Context: an optimization exercise on an open-source flow, tuned for small area, a short achievable clock period and few clock cycles. The choices shown serve that exercise and are no tape-out recipe.
The RTL was checked by simulation tests, not by an equivalence proof against the original design.
Power and IR drop assume default switching activity.

<file path="flow/run.sh">
#!/bin/bash
# synth_recipe.tcl (not shown) runs the flow's synth.tcl, then flattens the netlist and writes it again
# the make line also repeats each setting of config.mk as NAME=value (left out here)
make -C /OpenROAD-flow-scripts/flow DESIGN_CONFIG=/design/flow/config.mk WORK_HOME=/design/flow/orfs CLKGATE_MAP_FILE= SYNTH_SCRIPT=/design/flow/synth_recipe.tcl finish
</file>
<file path="flow/design.v">
`timescale 1 ns/1 ns
module SAD(Go, A_Addr, A_Data, B_Addr, B_Data, C_Addr, I_RW, I_En, O_RW, O_En, Done, SAD_Out, Clk, Rst);
   input Go;
   input [7:0] A_Data, B_Data;
   output reg [14:0] A_Addr, B_Addr;
   output reg [6:0] C_Addr;
   output reg I_RW, I_En, O_RW, O_En, Done; 
   output reg [31:0] SAD_Out;
   input Clk, Rst;
   parameter S0 = 3'b000, S1 = 3'b001,
             S2 = 3'b010, S3a = 3'b011, 
             S3 = 3'b100, S4 = 3'b101;
   reg [2:0] State;
   reg [15:0] Sum;
   reg [15:0] I;
   reg [8:0] J;
   reg [6:0] K;
   function [7:0] ABSDiff;
      input [7:0] A;
      input [7:0] B;
      if (A>B) ABSDiff = A - B;
      else ABSDiff = B - A;
   endfunction
   always @(posedge Clk) begin
      if (Rst==1'b1) begin
         A_Addr <= {15{1'b0}};
         B_Addr <= {15{1'b0}};
	 C_Addr <= {7{1'b0}};
         I_RW <= 1'b0;
         I_En <= 1'b0;
	 O_RW <= 1'b0;
         O_En <= 1'b0;
         Done <= 1'b0;
         State <= S0;
         Sum <= 16'b0;
         SAD_Out <= 32'b0;
         I <= 0;
	 J <= 0;
	 K <= 0;
      end
      else begin
         A_Addr <= {15{1'b0}};
         B_Addr <= {15{1'b0}};
	 C_Addr <= {7{1'b0}};
         I_RW <= 1'b0;
         I_En <= 1'b0;
	 O_RW <= 1'b0;
         O_En <= 1'b0;
         Done <= 1'b0;
         SAD_Out <= 32'b0;
          case (State)
               S0: begin
                    if (Go==1'b1) begin
                      I <= 0;
                      K <= 0;
                      State <= S1;
                    end
                    else
                      State <= S0;
                   end
               S1: begin
                    Sum <= 16'b0;
                    J <= 0;
                    State <= S2;
                   end
    	       S2: begin
                if (!(J==256)) begin
                   State <= S3a;
                   A_Addr <= I;
                   B_Addr <= I;
                   I_RW <= 1'b0;
                   I_En <= 1'b1; 
                 end
                 else
                   State <= S4;
                end
            S3a: 
               State <= S3;
            S3: begin
                 Sum <= Sum + ABSDiff(A_Data, B_Data);
                 I <= I + 1;
		 J <= J + 1;
                 State <= S2;
                end
            S4: begin
		SAD_Out <= {16'b0, Sum};
		C_Addr <= K;
		K <= K + 1;
		O_RW <= 1'b1;
		O_En <= 1'b1;
		if(I<32768)
                   State <= S1; 
		else begin
		  State <= S0;
		  Done <= 1'b1;
		end
		end
         endcase
      end
   end
 endmodule
</file>
<file path="flow/constraint.sdc">
create_clock -name core_clock -period 5.0 [get_ports {Clk}]
set_input_delay 1.0000 -clock core_clock [delete_from_list [all_inputs] [get_ports {Clk}]]
set_output_delay 1.0000 -clock core_clock [all_outputs]
set_load 0.01 [all_outputs]
</file>
<file path="flow/config.mk">
export PLATFORM = sky130hd
export DESIGN_NAME = SAD
export DESIGN_NICKNAME = SAD
export VERILOG_FILES = /design/flow/design.v
export SDC_FILE = /design/flow/constraint.sdc
export NUM_CORES = 4
export LEC_CHECK = 0
export CAP_MARGIN = 20
export CORE_MARGIN = 2
export CORE_UTILIZATION = 40
export SLEW_MARGIN = 20
</file>
==> images/logic_types.png <==
(4 px per µm)
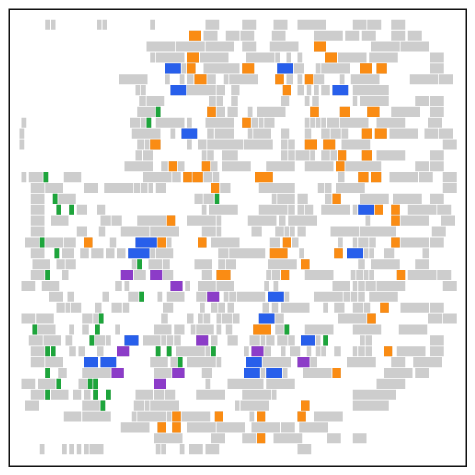
and/or cells -> orange  # cells 62, most used and2_1
xor and xnor cells -> purple  # cells 11, most used xnor2_1
mux cells -> blue  # cells 18, most used mux2_2
inv cells -> green  # cells 32, most used inv_1

==> images/clk_routes.png <==
(4 px per µm)
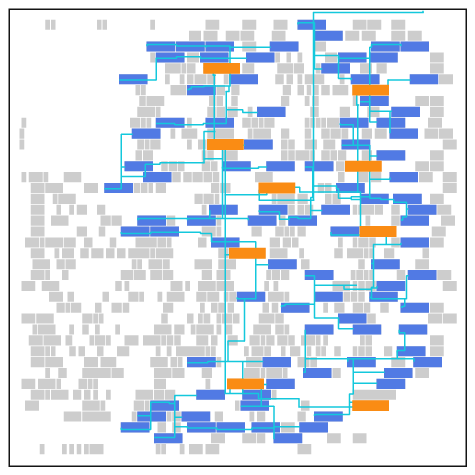
clock wires -> cyan  # length 1160 µm
clock drivers -> orange  # count 9
flip-flops -> blue  # count 92
routed clock nets = 10

==> metrics.yaml <==
worst_setup_path:
  cp.depth: 14
  slowest_stage: "or4b_2"
  arrival_ns: 4.84
  critPathMaxStageDelay_ns: 0.62
  regToRegEndpoint: "J[7]"
  cp-end-kind: "flop"
drt:
  ant_nets: 0
  met2_length_mm: 4.36
  viasPerCell: 5.02
clock_tree:
  cts_resized: 0
  clockRootBuffer: "clkbuf_16"
  cts_num_sinks: 92
  cts_hold_buf: 0
power:
  p_int_mw: 1.21
  switchingPower_uw: 397
  pwr-share-comb: 0.130
  p_comb_uw: 209
  leakagePower_nw: 2.30
layout:
  fill_cells: 1164
  comb.multi_input.count: 390
  n_all_buffers: 79
  stdcell_count: 753
placed_design:
  place_congestion: 0.825
  placed_area_mm2: 0.00549
  portBuffers: 75
  post-place-ws_ns: 0.0860
floorplanning:
  initial_core_util: 0.405
  tapCellCount: 147
sta:
  tns_ns: 0
  tightest_slew_ns: 0.854
  finClkSkew_ns: 0.00751
job:
  max-cap-violations: 0
outcome:
  outcome: "timing/DRC/antenna clean"
synthesis:
  synth_top_family_by_area: "simple AND/OR/NAND/NOR gates"
  syn_inst: 554
  yosysTopAreaCell: "dfxtp_1"
  netlist_area_mm2: 0.00483
  synth.avg_cell_area_um2: 8.72
worst_hold_path:
  hp-class: "reg -> reg"
  holdPathEnd: "C_Addr[6]"
grt:
  grtUsageMet3: 0.0308
  grt_pass1_wl_mm: 16.2
  use_met1: 0.201
  top_usage_layer: "met2"
Testbench counts, summed over its fixed seeds: cycles 1,184,280.

==> re-timing with driven ports <==
The results above use ideal ports. As a check the final layout listed here was re-extracted and re-timed, cells and wires unchanged.
Step 1, drivers: a clkbuf_16 drives Clk and a buf_2 each remaining input, both assumed.
Step 2 moves the port delays by t, midway between the first and last clock arrival at a register: inputs arrive t later, outputs are due t later. That takes back most of the time a late clock gives input paths.
a / b / c = no drivers / after step 1 / after step 2; a / b = the first two.
t, ns: 0.372
setup WS [ns]: 0.439 / 0.453 / 0.080
hold slack, ns: 0.485 / 0.485 / 0.485
clock arrival spread, ns: 0.007 / 0.007
slew at the worst register clock pin (ns): 0.06 / 0.06
After both steps setup and hold are still met in this run. The setup slack of this run moves by +0.014 ns with the drivers and by -0.359 ns with both steps.
